Background: an optimization exercise with open tools, aiming at small area and a short achievable clock period. Do not read the settings as production practice. RTL that was checked went through simulation tests only; none was proved equivalent to the original. Some runs may be left out. An edit can pass the tests and still lose a function that they never use. The RTL of runs 2 and 3 was laid out without a check of its function.

## flow/design.v in outline (module list and top-level ports)
// module BF_stgX: 87 lines
// module tw_rom6: 71 lines
// module tw_rom4: 71 lines
// module tw_mul: 2679 lines
// module ftrans_II: 41 lines
// module ftrans1: 18 lines
// module fft: 66 lines
module fft
(
	input iclk,
	input rst_n,
	input                    ien,
	input [6-1:0] iaddr,
	input [18-1:0]  iReal,
	input [18-1:0]  iImag,
	output                    oen,
	output [6-1:0] oaddr,
	output [18-1:0]  oReal,
	output [18-1:0]  oImag
);
  // ...
==> flow/flow/run.sh <==
#!/bin/bash
# The standard layout (standard.sh) with two changes to how it is made:
# - the port buffers are plain buffers (buf_4) instead of the cell that
#   buffer_ports picks by default;
# - timing repair aims for 7.52 ns of setup slack at the design's 11 ns clock,
#   so that it works on paths the standard margin leaves alone.
set -euo pipefail
export BUFFER_PORTS_ARGS="-buffer_cell sky130_fd_sc_hd__buf_4"
export SETUP_SLACK_MARGIN=7.52
bash standard.sh > standard.log 2>&1
==> flow/standard.sh <==
#!/bin/bash
# synth_recipe.tcl (not shown) runs the flow's synth.tcl, then flattens the netlist and writes it again
# the make line also repeats each setting of config.mk as NAME=value (left out here)
make -C /OpenROAD-flow-scripts/flow DESIGN_CONFIG=/design/flow/config.mk WORK_HOME=/design/flow/orfs CLKGATE_MAP_FILE= SYNTH_SCRIPT=/design/flow/synth_recipe.tcl "${@:-finish}"
==> flow/config.mk <==
export PLATFORM = sky130hd
export DESIGN_NAME = fft
export DESIGN_NICKNAME = fft
export VERILOG_FILES = /design/flow/design.v
export SDC_FILE = /design/flow/constraint.sdc
export NUM_CORES = 4
export LEC_CHECK = 0
export CAP_MARGIN = 20
export CORE_MARGIN = 2
export CORE_UTILIZATION = 60
export CTS_CLUSTER_DIAMETER = 60
export CTS_CLUSTER_SIZE = 26
export SLEW_MARGIN = 20
==> flow/constraint.sdc <==
create_clock -name core_clock -period 11.0 [get_ports {iclk}]
set_input_delay 2.2000 -clock core_clock [delete_from_list [all_inputs] [get_ports {iclk}]]
set_output_delay 2.2000 -clock core_clock [all_outputs]
set_load 0.01 [all_outputs]
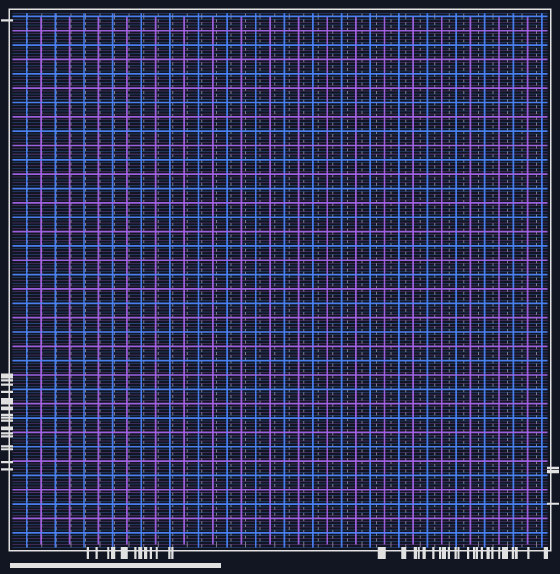
Run 1: floorplan with the power grid
Scale bar: 200 um. Pins as bars on the die edge. Tap cells in grey.
| colour | net |
|---|---|
| blue | VSS |
| purple | VDD |
signal pins: 88
met5 straps: 37
met1 rails: 187
met4 straps: 37
tap cells: 3384

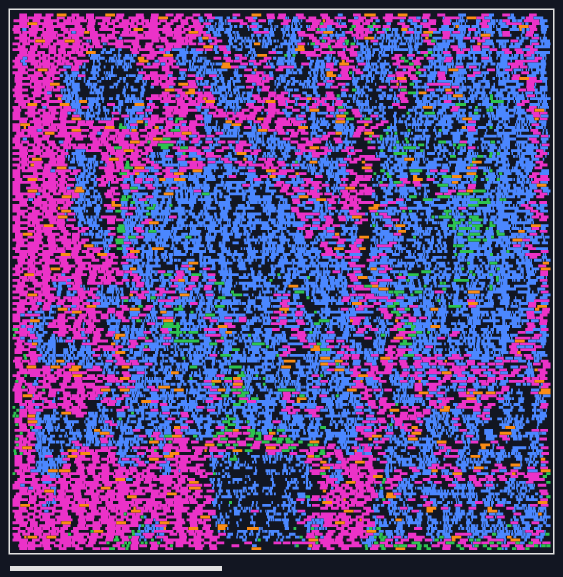
Run 1: placed cells, one colour a class
Scale bar: 200 um.
| colour | class | cells |
|---|---|---|
| blue | all other logic | 10309 |
| orange | clock drivers and dummy loads | 345 |
| magenta | flops | 3443 |
| green | other buffers and delay cells | 471 |

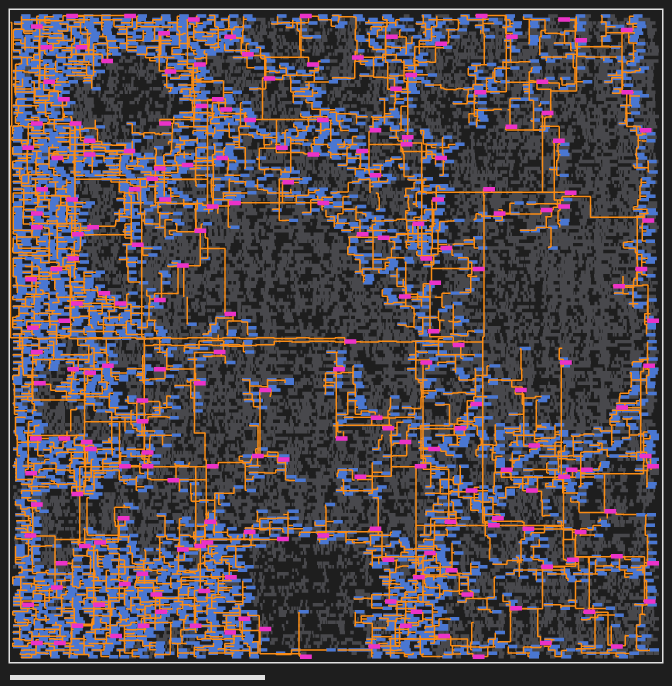
Run 1: clock wires, drivers and flops
Scale bar: 200 um.
[magenta] cells driving clock nets | count: 212
[orange] clock wires | length: 34.5 mm
[blue] flip-flops | count: 3443
routed clock nets: 213

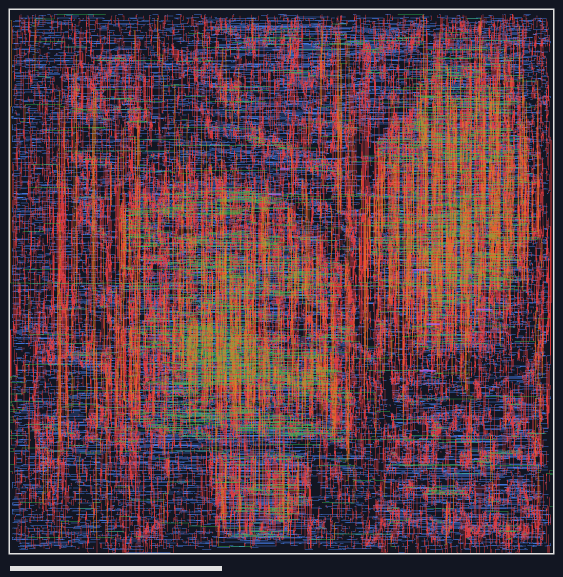
Run 1: wiring by layer
Scale bar: 200 um.
| colour | layer | wire length |
|---|---|---|
| purple | met5 | 70.2 um |
| red | met2 | 206 mm |
| orange | met4 | 35.6 mm |
| blue | met1 | 169 mm |
| green | met3 | 36.4 mm |

==> metrics.md, run 1 <==
| Metric | Value |
|---|---|
| Max Fclk | `0.275 GHz` |
| Flip-flop and latch area | `0.0693 mm^2` |
| Fill count | `19900` |
| Num sequential | `3443` |
| HPWL Detailed | `294000 um` |
| Min Clock Period, post-route | `3.64 ns` |
| Width of the die | `512 um` |
| Buf/Inv on CP | `3` |
| Initial antenna violation count | `17` |
| Ports | `88` |
| Multi-input logic portion of the cell area | `0.460` |
| Status | `no timing/DRC/antenna violations` |
| Routed wl met2 | `206000 um` |
| RSZ-0062 raised after global routing | `true` |
| Worst-path clk slew | `0.09 ns` |
| Worst min-delay path class | `reg -> reg` |
| Share of cells above drive strength 1 | `0.0934` |
| Simple-gate share of the synthesized area | `0.0703` |
| Netlist cell types | `99` |
| Count leader, synth | `dfxtp_1` |
| Multi-input gates | `8922` |
| Commonest cells post-synth | `dfxtp_1 (3427), inv_1 (1378), nand2_1 (1142), fa_1 (1140), xnor2_1 (975)` |
| Ys Warns | `12` |
| Routed via count | `105000` |
| Vias per std cell | `5.86` |
| Well tap count | `3384` |
| Largest family of logic cells by synthesized area | `adder cells` |
| Leading cell kind | `multi-input combinational cells` |
| Data buffer area share | `0.0352` |
| DRT Wirelength | `447000 um` |
| GRT Overall Usage | `0.332` |
| Register area share after synthesis | `0.446` |
| N_diodes | `12` |
| Reg2reg setup slack | `7.36 ns` |
| First-pass GRT wire length | `663000 um` |
| Cell depth of the worst flop-to-flop path | `10` |
| Post-synthesis cell count | `14700` |
| Period utilization | `0.331` |
| Placed Cells | `17400` |
| Register bit count reported by yosys | `3443` |
| Met1 WL | `169000 um` |
run 1: layout by cell type (no fill, tap or decap), types with 40 or more instances in the layout:
cell and n:
a211o_1 97, a21o_1 102, a21oi_1 620, a22o_1 81, a22oi_1 541, a31oi_1 76, and2_1 71, buf_12 67
buf_4 228, buf_6 91, clkbuf_16 234, dfxtp_1 3319, dfxtp_2 72, fa_1 1123, ha_1 710, inv_1 1367
mux2_2 100, mux2i_1 171, nand2_1 1122, nand2b_1 136, nand3_1 94, nor2_1 513, nor2b_1 116, nor3_1 100
o211ai_1 40, o21a_1 60, o21ai_0 770, o21bai_1 84, o31ai_1 46, or2_2 40, or3_1 43, xnor2_1 949
xor2_1 447
run 1: metal layers:
metal,up-vias,track usage
met1,51300,0.403
met4,12,0.218
met2,5044,0.543
met3,1630,0.0604
met5,-,0.000365
li1,47200,-
run 1: per-stage QoR:
stage	setup slack [ns]	hold WS [ns]	instance area [um^2]
after floorplan	7.46	0.310	155000
after global placement	6.41	0.310	158000
after detailed placement	6.35	0.312	158000
after CTS	7.36	0.250	168000
after global routing	7.33	0.255	170000
final	7.36	0.276	170000
==> run 2: too many edits to list; what changed since run 1 <==
flow/design.v: 3037 -> 3919 lines; modules unchanged: 5
  tw_mul: edited, 2679 -> 3563 lines
  ftrans_II: edited, 41 -> 39 lines
==> module ftrans_II as of run 2 <==
module ftrans_II
#( parameter STG = 6 )
(
	input iclk,
	input rst_n,
	input             ien,
	input  [5:0]      iaddr,
	input  [5:0]      iaddr_nxt,
	input  [35:0]     idata,
	output reg        oen,
	output reg [3:0]  oaddr,
	output     [35:0] odata
);
reg [5:0] tj;
always @(posedge iclk) tj <= (rst_n ? iaddr_nxt : 6'h3f) + 1'b1;
wire [53:0] dig_w;
generate
	if (STG == 6) begin : g6
		tw_rom6 rom (.j(tj), .dig(dig_w));
	end else begin : g4
		tw_rom4 rom (.j(tj), .dig(dig_w));
	end
endgenerate
reg [53:0] dig;
always @(posedge iclk) dig <= dig_w;
tw_mul mul (
	.iclk(iclk),
	.xr(idata[35:18]), .xi(idata[17:0]),
	.dig(dig),
	.odata(odata));
reg        en_q;
reg [3:0]  addr_q;
always @(posedge iclk) begin
	addr_q <= iaddr[3:0];
	en_q   <= rst_n & ien;
	oaddr  <= addr_q;
	oen    <= rst_n & en_q;
end
endmodule
==> flow/flow/run.sh (replaced) <==
#!/bin/bash
# The standard layout (standard.sh) with two changes to how it is made:
# - the port buffers are plain buffers (buf_4) instead of the cell that
#   buffer_ports picks by default;
# - timing repair aims for 7.4 ns of setup slack at the design's 11 ns clock,
#   so that it works on paths the standard margin leaves alone.
set -euo pipefail
export BUFFER_PORTS_ARGS="-buffer_cell sky130_fd_sc_hd__buf_4"
export SETUP_SLACK_MARGIN=7.4
bash standard.sh > standard.log 2>&1
--- a/flow/config.mk
+++ b/flow/config.mk
@@ -8,5 +8,5 @@
 export CAP_MARGIN = 20
 export CORE_MARGIN = 2
-export CORE_UTILIZATION = 60
+export CORE_UTILIZATION = 40
 export CTS_CLUSTER_DIAMETER = 60
 export CTS_CLUSTER_SIZE = 26
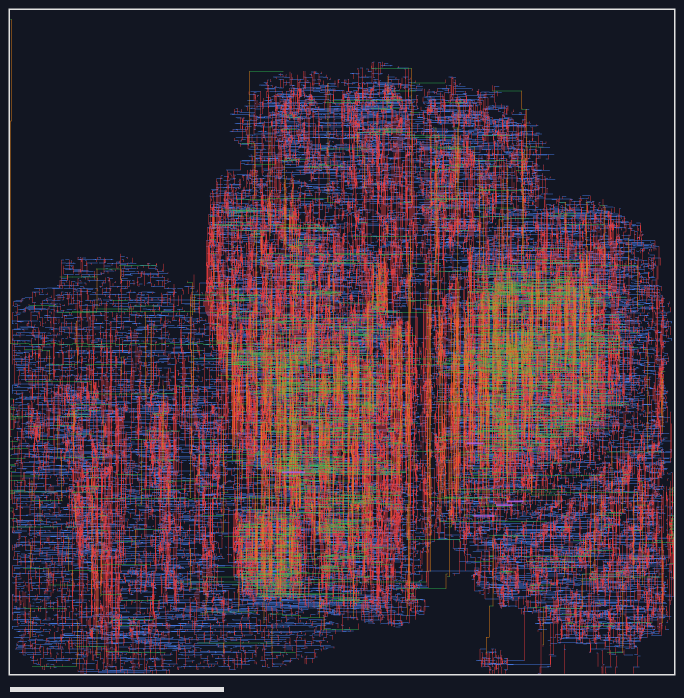
Run 2: wiring by layer
Scale bar: 200 um.
| colour | layer | wire length |
|---|---|---|
| blue | met1 | 167 mm |
| green | met3 | 33.4 mm |
| purple | met5 | 79.1 um |
| red | met2 | 192 mm |
| orange | met4 | 24.7 mm |

==> run 2 against run 1 <==
  * Clock skew rose by 0.042 ns
  * Synthesized cell count rose by 0.50%
  * Setup slack got worse by 0.36 ns
  * Area after synthesis fell by 1.5%
  * First-iteration DRC count fell by 11%
  * Maximum frequency fell by 8.9%
  * Still clean on timing, DRC and antenna
  * Utilization fell by 21 points
  * Via count fell by 2.3%
  * Final cell count rose by 9.6%
  * Wire length fell by 6.8%
  * Non-clock buffer count fell by 37
==> metrics.md, run 2 <==
| Metric | Value |
|---|---|
| Register area share after synthesis | `0.432 (-0.0137)` |
| Fill count | `35300 (+78%)` |
| # setup viols final | `0` |
| Placed instance area | `0.158 mm^2 (about the same)` |
| Cell depth of the worst flop-to-flop path | `14 (+4)` |
| Status | `no timing/DRC/antenna violations` |
| Reg2reg setup slack | `7.00 ns (-0.36 ns)` |
| Min Clock Period, post-route | `4.00 ns (+0.357 ns)` |
| RSZ-0062 raised after global routing | `true` |
| DRT Wirelength | `417000 um (-6.8%)` |
| Period utilization | `0.364 (+0.0325)` |
| Post-place setup slack | `6.46 ns (+0.110 ns)` |
| Most used routing layer | `met2` |
| Placed Cells | `19100 (+9.9%)` |
| Most frequent cells in the layout | `dfxtp_1 (3159), inv_1 (1523), fa_1 (1130)` |
| Post-synthesis cell count | `14700 (+0.50%)` |
| Commonest cells post-synth | `dfxtp_1 (3271), inv_1 (1536), fa_1 (1140), nand2_1 (1128), xnor2_1 (951)` |
| Inserted Clock Buffers | `228` |
| Max Fclk | `0.250 GHz (-8.9%)` |
| Max Slew Vio Count | `0` |
| Simple-gate share of the synthesized area | `0.0772 (+0.00698)` |
| Finished Core Util | `0.450` |
| Worst Slack Setup Final | `7.00 ns (-0.357 ns)` |
| Share of cells above drive strength 1 | `0.0962 (+0.00274)` |
| Met3 usage | `0.0362 (-0.0243)` |
| Worst hold slack | `0.277 ns (+0.000679 ns)` |
| Width of the die | `621 um (+21%)` |
| Initial antenna violation count | `11 (-6)` |
| Ys Warns | `12 (unchanged)` |
| Routed via count | `103000 (-2.3%)` |
| Worst min-delay path class | `reg -> reg` |
| Worst-path clk slew | `0.09 ns (about the same)` |
| Netlist cell types | `95 (-4.0%)` |
| Commonest non-fill, non-tap cell in the layout | `dfxtp_1` |
| Register bit count reported by yosys | `3287 (-4.5%)` |
| Initial DRT Pass Iterations | `7` |
| Met1 WL | `167000 um (-1.2%)` |
| Count leader, synth | `dfxtp_1` |
| Global routing usage on met1 | `0.263 (-0.140)` |
| Vias per std cell | `5.22 (-11%)` |
| Initial DRC count | `9298` |
| Largest family of logic cells by synthesized area | `adder cells` |
| HPWL Detailed | `277000 um (-5.9%)` |
| GR met2 Demand/Resource | `0.347 (-0.195)` |
| Post-route cell area | `0.171 mm^2 (+0.17%)` |
| Slew HR | `0.349` |
| Routed wl met2 | `192000 um (-7.1%)` |
| Critical path class | `reg -> reg` |
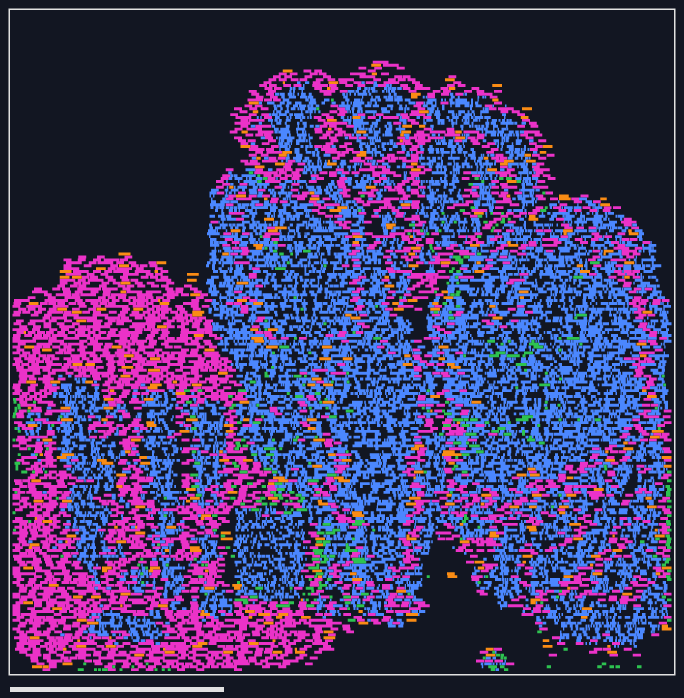
Run 2: placed cells, one colour a class
Scale bar: 200 um.
| colour | class | cells |
|---|---|---|
| blue | all other logic | 10541 |
| magenta | flops | 3287 |
| green | other buffers and delay cells | 434 |
| orange | clock drivers and dummy loads | 400 |

==> run 2: changes by cell type after synthesis, sizes merged, moves of 23 or more <==
cell    before   now
nor3       101   155
xnor2      975   951
or3         44    68
mux2i      172   141
nand3       95   133
o21ai      807   733
dfxtp     3427  3271
a21oi      673   700
and2       108   131
a211oi      38    73
inv       1383  1542
a211o       97    68
a22o        81    58
==> run 2: area by class of cell <==
type                       count  area, um^2  area share
tap                         5016        6280      0.0368
clock inverter               153        2620      0.0153
clock buffer                 247        5860      0.0343
antenna                        7        17.5    0.000103
multi-input combinational   8994       78800       0.461
inverter                    1547        5830      0.0341
timing repair buffer         434        5150      0.0302
sequential                  3287       66200       0.388
==> run 2: critical path, delay by kind of cell, from the launching register on <==
kind            cells  cell delay, ns
compound gates      7            1.70
xor+xnor            1            0.13
fa+ha+maj           3            1.34
buf+inv             2            0.26
flops               1            0.37
simple gates        1            0.09
Run 2, floorplan with the power grid:
Scale bar: 200 um. Pins as bars on the die edge. Tap cells in grey.
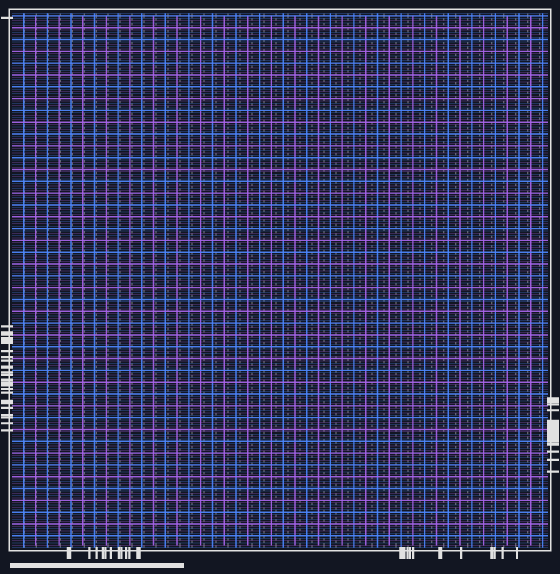

## Run 3: large edit since run 2, in outline
flow/design.v: 3919 -> 2469 lines; modules unchanged: 3
  BF_stgX: edited, 87 -> 79 lines
  tw_tree: new, 2116 lines
  ftrans_II: edited, 39 -> 44 lines
  fft: edited, 66 -> 66 lines
  removed: tw_mul
==> module fft as of run 3 <==
module fft
(
	input iclk,
	input rst_n,
	input                    ien,
	input [6-1:0] iaddr,
	input [18-1:0]  iReal,
	input [18-1:0]  iImag,
	output                    oen,
	output [6-1:0] oaddr,
	output [18-1:0]  oReal,
	output [18-1:0]  oImag
);
reg        v0;
reg [5:0]  a0;
reg [35:0] x0;
always @(posedge iclk) begin
	v0 <= ien & rst_n;
	a0 <= iaddr;
	x0 <= {iReal, iImag};
end
wire v6, v5, v4, v3, v2, v1;
wire [5:0] a6, a5, a5n;
wire [3:0] a4, a3, a3n;
wire [1:0] a2;
wire [5:0] a1;
wire [35:0] x6, x5, x4, x3, x2, x1;
BF_stgX #(.S(6), .ROT(0), .QK(1), .CW(6)) bf6 (
	.iclk(iclk), .rst_n(rst_n), .ien(v0), .iaddr(a0), .idata(x0),
	.oen(v6), .oaddr(a6), .oaddr_nxt(), .odata(x6));
BF_stgX #(.S(5), .ROT(1), .QK(1), .CW(6)) bf5 (
	.iclk(iclk), .rst_n(rst_n), .ien(v6), .iaddr(a6), .idata(x6),
	.oen(v5), .oaddr(a5), .oaddr_nxt(a5n), .odata(x5));
wire        vt6;
wire [3:0]  at6;
wire [35:0] xt6;
ftrans_II #(.STG(6)) tw6 (
	.iclk(iclk), .rst_n(rst_n), .ien(v5), .iaddr(a5[3:0]), .iaddr_nxt(a5n), .idata(x5),
	.oen(vt6), .oaddr(at6), .odata(xt6));
BF_stgX #(.S(4), .ROT(0), .QK(1), .CW(4)) bf4 (
	.iclk(iclk), .rst_n(rst_n), .ien(vt6), .iaddr({2'b00, at6}), .idata(xt6),
	.oen(v4), .oaddr(a4), .oaddr_nxt(), .odata(x4));
BF_stgX #(.S(3), .ROT(1), .QK(1), .CW(4)) bf3 (
	.iclk(iclk), .rst_n(rst_n), .ien(v4), .iaddr({2'b00, a4}), .idata(x4),
	.oen(v3), .oaddr(a3), .oaddr_nxt(a3n), .odata(x3));
wire        vt4;
wire [3:0]  at4;
wire [35:0] xt4;
ftrans_II #(.STG(4)) tw4 (
	.iclk(iclk), .rst_n(rst_n), .ien(v3), .iaddr(a3), .iaddr_nxt({2'b00, a3n}), .idata(x3),
	.oen(vt4), .oaddr(at4), .odata(xt4));
BF_stgX #(.S(2), .ROT(0), .QK(0), .CW(2)) bf2 (
	.iclk(iclk), .rst_n(rst_n), .ien(vt4), .iaddr({2'b00, at4}), .idata(xt4),
	.oen(v2), .oaddr(a2), .oaddr_nxt(), .odata(x2));
BF_stgX #(.S(1), .ROT(1), .QK(0), .CW(6)) bf1 (
	.iclk(iclk), .rst_n(rst_n), .ien(v2), .iaddr({4'b0000, a2}), .idata(x2),
	.oen(v1), .oaddr(a1), .oaddr_nxt(), .odata(x1));
ftrans1 ft1 (
	.ien(v1),
	.iaddr(a1),
	.idata(x1),
	.oen(oen),
	.oaddr(oaddr),
	.odata({oReal, oImag})
);
endmodule
==> module ftrans_II as of run 3 <==
module ftrans_II
#( parameter STG = 6 )
(
	input iclk,
	input rst_n,
	input             ien,
	input  [3:0]      iaddr,
	input  [5:0]      iaddr_nxt,
	input  [35:0]     idata,
	output reg        oen,
	output reg [3:0]  oaddr,
	output reg [35:0] odata
);
wire [53:0] dig_w;
generate
	if (STG == 6) begin : g6
		tw_rom6 rom (.j(iaddr_nxt), .dig(dig_w));
	end else begin : g4
		tw_rom4 rom (.j(iaddr_nxt), .dig(dig_w));
	end
endgenerate
reg [53:0] dig;
always @(posedge iclk) dig <= dig_w;
wire [33:0] sR, cR, sI, cI;
tw_tree tree (
	.xr(idata[35:18]), .xi(idata[17:0]),
	.dwr(dig[53:27]), .dwi(dig[26:0]),
	.sR(sR), .cR(cR), .sI(sI), .cI(cI));
reg [33:0] sR_q, cR_q, sI_q, cI_q;
reg        en_q;
reg [3:0]  addr_q;
always @(posedge iclk) begin
	sR_q <= sR; cR_q <= cR; sI_q <= sI; cI_q <= cI;
	addr_q <= iaddr;
	en_q <= rst_n & ien;
end
wire [33:0] pR = sR_q + cR_q;
wire [33:0] pI = sI_q + cI_q;
always @(posedge iclk) begin
	odata <= {pR[33:16], pI[33:16]};
	oaddr <= addr_q;
	oen   <= rst_n & en_q;
end
endmodule
==> module BF_stgX as of run 3 <==
module BF_stgX
#( parameter S = 6, parameter ROT = 0, parameter QK = 0, parameter CW = 6 )
(
	input iclk,
	input rst_n,
	input             ien,
	input  [5:0]      iaddr,
	input  [35:0]     idata,
	output reg          oen,
	output reg [CW-1:0] oaddr,
	output     [CW-1:0] oaddr_nxt,
	output reg [35:0]   odata
);
localparam H  = 1 << (S-1);
localparam NW = (S > 1) ? S-1 : 1;
reg [36*H-1:0] dl;
wire [35:0] d = dl[36*H-1 -: 36];
wire calc = ien & iaddr[S-1];
wire rot;
generate
	if (ROT) begin : g_rot
		assign rot = iaddr[S] & iaddr[S-1];
	end else begin : g_norot
		assign rot = 1'b0;
	end
endgenerate
wire [17:0] xr = idata[35:18];
wire [17:0] xi = idata[17:0];
wire [17:0] dr = d[35:18];
wire [17:0] di = d[17:0];
wire [17:0] br = rot ? xi : xr;
wire [17:0] bi = rot ? xr : xi;
wire [17:0] sr = dr + br;
wire [17:0] fr = dr - br;
wire [17:0] si = di + bi;
wire [17:0] fi = di - bi;
wire [35:0] bsum = {sr, rot ? fi : si};
wire [35:0] bdif = {fr, rot ? si : fi};
wire [35:0] win  = iaddr[S-1] ? bdif : idata;
reg dump;
reg [NW-1:0] dump_cnt;
generate
	if (H == 1) begin : g_h1
		always @(posedge iclk) dl <= win;
	end else if (QK) begin : g_qk
		wire qk = ien & (iaddr[S-1:0] == 1) & dump & (dump_cnt == 2);
		always @(posedge iclk) begin
			dl[35:0]  <= win;
			dl[71:36] <= qk ? win : dl[35:0];
			if (H > 2) dl[36*H-1:72] <= dl[36*H-37:36];
		end
	end else begin : g_sh
		always @(posedge iclk) dl <= {dl[36*H-37:0], win};
	end
endgenerate
always @(posedge iclk) begin
	if (~rst_n)
		dump <= 1'b0;
	else if (ien && iaddr[S-1:0] == {S{1'b1}}) begin
		dump <= 1'b1;
		dump_cnt <= 0;
	end else if (dump) begin
		if (dump_cnt == H-1) dump <= 1'b0;
		dump_cnt <= dump_cnt + 1'b1;
	end
end
wire ovld = calc | dump;
assign oaddr_nxt = ovld ? oaddr + 1'b1 : {CW{1'b1}};
always @(posedge iclk) begin
	if (~rst_n) begin
		oen   <= 1'b0;
		oaddr <= {CW{1'b1}};
	end else begin
		oen   <= ovld;
		oaddr <= oaddr_nxt;
	end
	odata <= calc ? bsum : d;
end
endmodule
==> flow/run.sh (new file) <==
#!/bin/bash
# synth_recipe.tcl (not shown) runs the flow's synth.tcl, then flattens the netlist and writes it again
# the make line also repeats each setting of config.mk as NAME=value (left out here)
make -C /OpenROAD-flow-scripts/flow DESIGN_CONFIG=/design/flow/config.mk WORK_HOME=/design/flow/orfs CLKGATE_MAP_FILE= SYNTH_SCRIPT=/design/flow/synth_recipe.tcl finish
--- a/flow/config.mk
+++ b/flow/config.mk
@@ -9,5 +9,3 @@
 export CORE_MARGIN = 2
 export CORE_UTILIZATION = 40
-export CTS_CLUSTER_DIAMETER = 60
-export CTS_CLUSTER_SIZE = 26
 export SLEW_MARGIN = 20
removed: flow/flow/run.sh
removed: flow/standard.sh
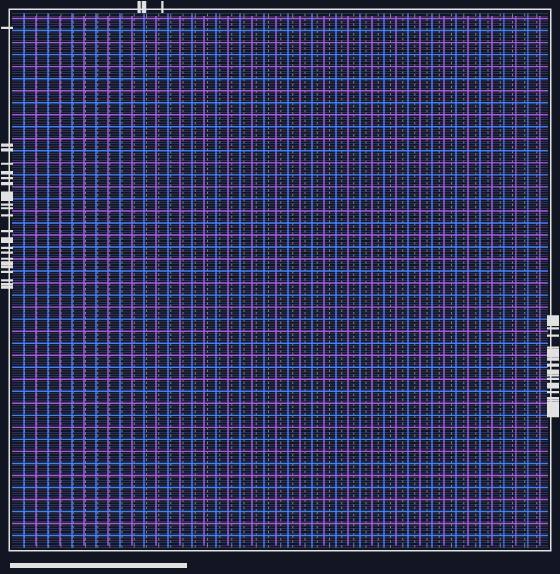
Run 3: floorplan with the power grid
Scale bar: 200 um. Pins as bars on the die edge. Tap cells in grey.
| colour | net |
|---|---|
| blue | VSS |
| purple | VDD |
met1 rails: 223
signal pins: 88
met5 straps: 44

==> run 3 against run 2 <==
  * Critical path type unchanged
  * Still clean
  * Critical endpoint is now tw4.cI_q[14]$_DFF_P_
  * Flip-flop and latch count is 272 lower
  * Global-route usage hardly changed
  * Synthesized cell count is 1.4% lower
  * Utilization is 0.54 points lower
  * Area after synthesis is 3.4% lower
  * Clock skew is 0.043 ns lower
==> metrics.md, run 3 <==
| Metric | Value |
|---|---|
| Count leader, synth | `dfxtp_1` |
| Min Clock Period, post-route | `5.68 ns (+1.68 ns)` |
| Critical path class | `reg -> reg` |
| Met1 WL | `163000 um (-2.3%)` |
| Flip-flop and latch area | `0.0606 mm^2 (-8.4%)` |
| CP delay by family, top | `adder cells` |
| Width of the die | `611 um (-1.7%)` |
| Most frequent cells in the layout | `dfxtp_1 (2953), inv_1 (1585), fa_1 (1127)` |
| Status | `no timing/DRC/antenna violations` |
| Multi-input logic portion of the cell area | `0.476 (+0.0141)` |
| Global routing usage on met1 | `0.267 (+0.00352)` |
| Worst path depth | `12 (-2)` |
| HPWL Detailed | `273000 um (-1.5%)` |
| Share of cells above drive strength 1 | `0.0754 (-0.0208)` |
| Initial antenna violation count | `10 (-1)` |
| Worst hold slack | `0.267 ns (-0.00952 ns)` |
| Cell depth of the worst flop-to-flop path | `12 (-2)` |
| # setup viols final | `0 (unchanged)` |
| Inserted Clock Buffers | `305 (+34%)` |
| Worst-path clk slew | `0.06 ns (-0.03 ns)` |
| Most used routing layer | `met2` |
| Fill count | `34600 (-2.2%)` |
| Initial DRT Pass Iterations | `7 (unchanged)` |
| Register bit count reported by yosys | `3015 (-8.3%)` |
| Period utilization | `0.517 (+0.153)` |
| Leading cell kind | `multi-input combinational cells` |
| Placed instance area | `0.152 mm^2 (-3.4%)` |
| RSZ-0062 raised after global routing | `false` |
| Slew HR | `0.158 (-0.192)` |
| Post-place setup slack | `5.46 ns (-1.00 ns)` |
| Finished Core Util | `0.445 (-0.00541)` |
| Well tap count | `4816 (-4.0%)` |
| Commonest cells post-synth | `dfxtp_1 (2999), inv_1 (1585), fa_1 (1127), nand2_1 (1124), xnor2_1 (906)` |
| Area of the multi-input gates | `0.0774 mm^2 (-1.7%)` |
| Routed via count | `99900 (-2.7%)` |
| Vias per std cell | `5.19 (-0.63%)` |
| Max Fclk | `0.176 GHz (-30%)` |
| Invs w/o clock | `1591 (+2.8%)` |
| N_diodes | `2 (-5)` |
| GR met2 Demand/Resource | `0.346 (-0.00181)` |
| Post-synthesis cell count | `14500 (-1.4%)` |
| Clkbuf count | `418 (+69%)` |
| Data buffer area share | `0.0141 (-0.0161)` |
| ClkCell Share | `0.0644 (+0.0148)` |
| Max Slew Vio Count | `0 (unchanged)` |
| Post-route cell area | `0.163 mm^2 (-4.6%)` |
| Met3 usage | `0.0377 (+0.00150)` |
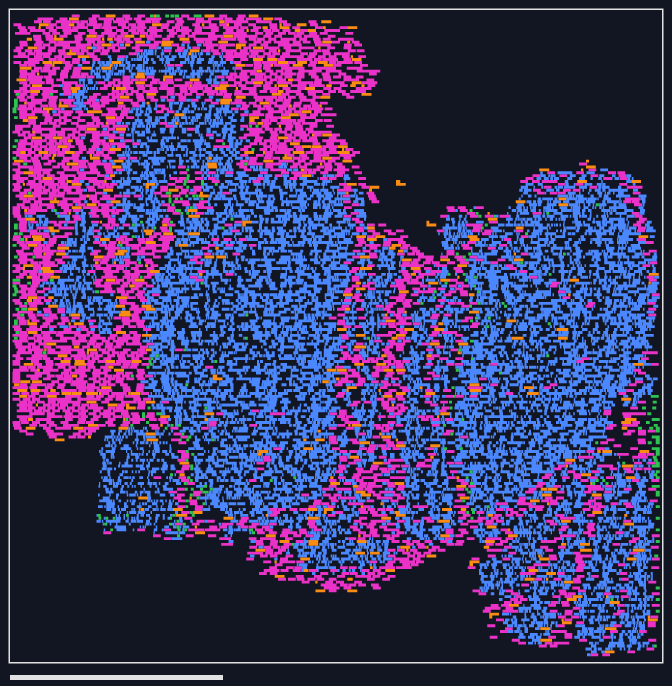
Run 3: placed cells, one colour a class
Scale bar: 200 um.
| colour | class | cells |
|---|---|---|
| blue | all other logic | 10612 |
| orange | clock drivers and dummy loads | 546 |
| magenta | flops | 3015 |
| green | other buffers and delay cells | 277 |

==> run 3: cell types whose count changed in the layout (fill, tap and decap cells not counted), sizes merged, moves of 28 or more <==
cell | before | now
a211o | 68 | 16
a21oi | 700 | 736
a311oi | 14 | 44
buf | 403 | 191
clkbuf | 272 | 418
clkdlybuf4s50 | 0 | 86
dfxtp | 3271 | 2999
mux2 | 104 | 260
mux2i | 141 | 76
nor2 | 497 | 602
nor2b | 119 | 77
or2 | 65 | 37
xnor2 | 951 | 906
xor2 | 450 | 528
==> run 3: kinds of logic (layout without fill, tap and decap cells) <==
group	Yosys count	in the layout	share of synthesized area
AOI/OAI and AO/OA	2844	2844	0.123
muxes	336	336	0.0250
DFF	3015	3015	0.411
xor gates and xnor gates	1434	1434	0.0853
other	0	2	0
and+or+nand+nor	2557	2557	0.0776
buffers and inverters	2501	2414	0.0638
adders and majority gates	1850	1850	0.215

==> static timing again, ports no longer ideal <==
How much do the figures lean on ideal ports? The routed layouts below were timed once more, with nothing changed but the port constraints.
Step 1: set_driving_cell puts a clkbuf_16 on iclk and a buf_2 on each other input, an assumption about the parent block.
Step 2 moves the port delays by t, midway between the first and last clock arrival at a register: inputs arrive t later, outputs are due t later. That takes back most of the time a late clock gives input paths.
Slacks: ideal ports / drivers / drivers and shift; pairs: ideal ports / drivers.
| run | shift t [ns] | setup WS [ns] | worst register clock-pin slew, ns |
|---|---|---|---|
| run 1 | 1.006 | 7.357 / 7.325 / 6.959 | 0.10 / 0.10 |
| run 2 | 1.062 | 7.000 / 7.000 / 7.000 | 0.10 / 0.10 |
| run 3 | 1.004 | 5.317 / 5.317 / 5.317 | 0.07 / 0.07 |
After both steps every run listed still meets setup and hold. The setup slack of run 1, which loses most, moves by -0.032 ns with the drivers and by -0.398 ns with both steps.
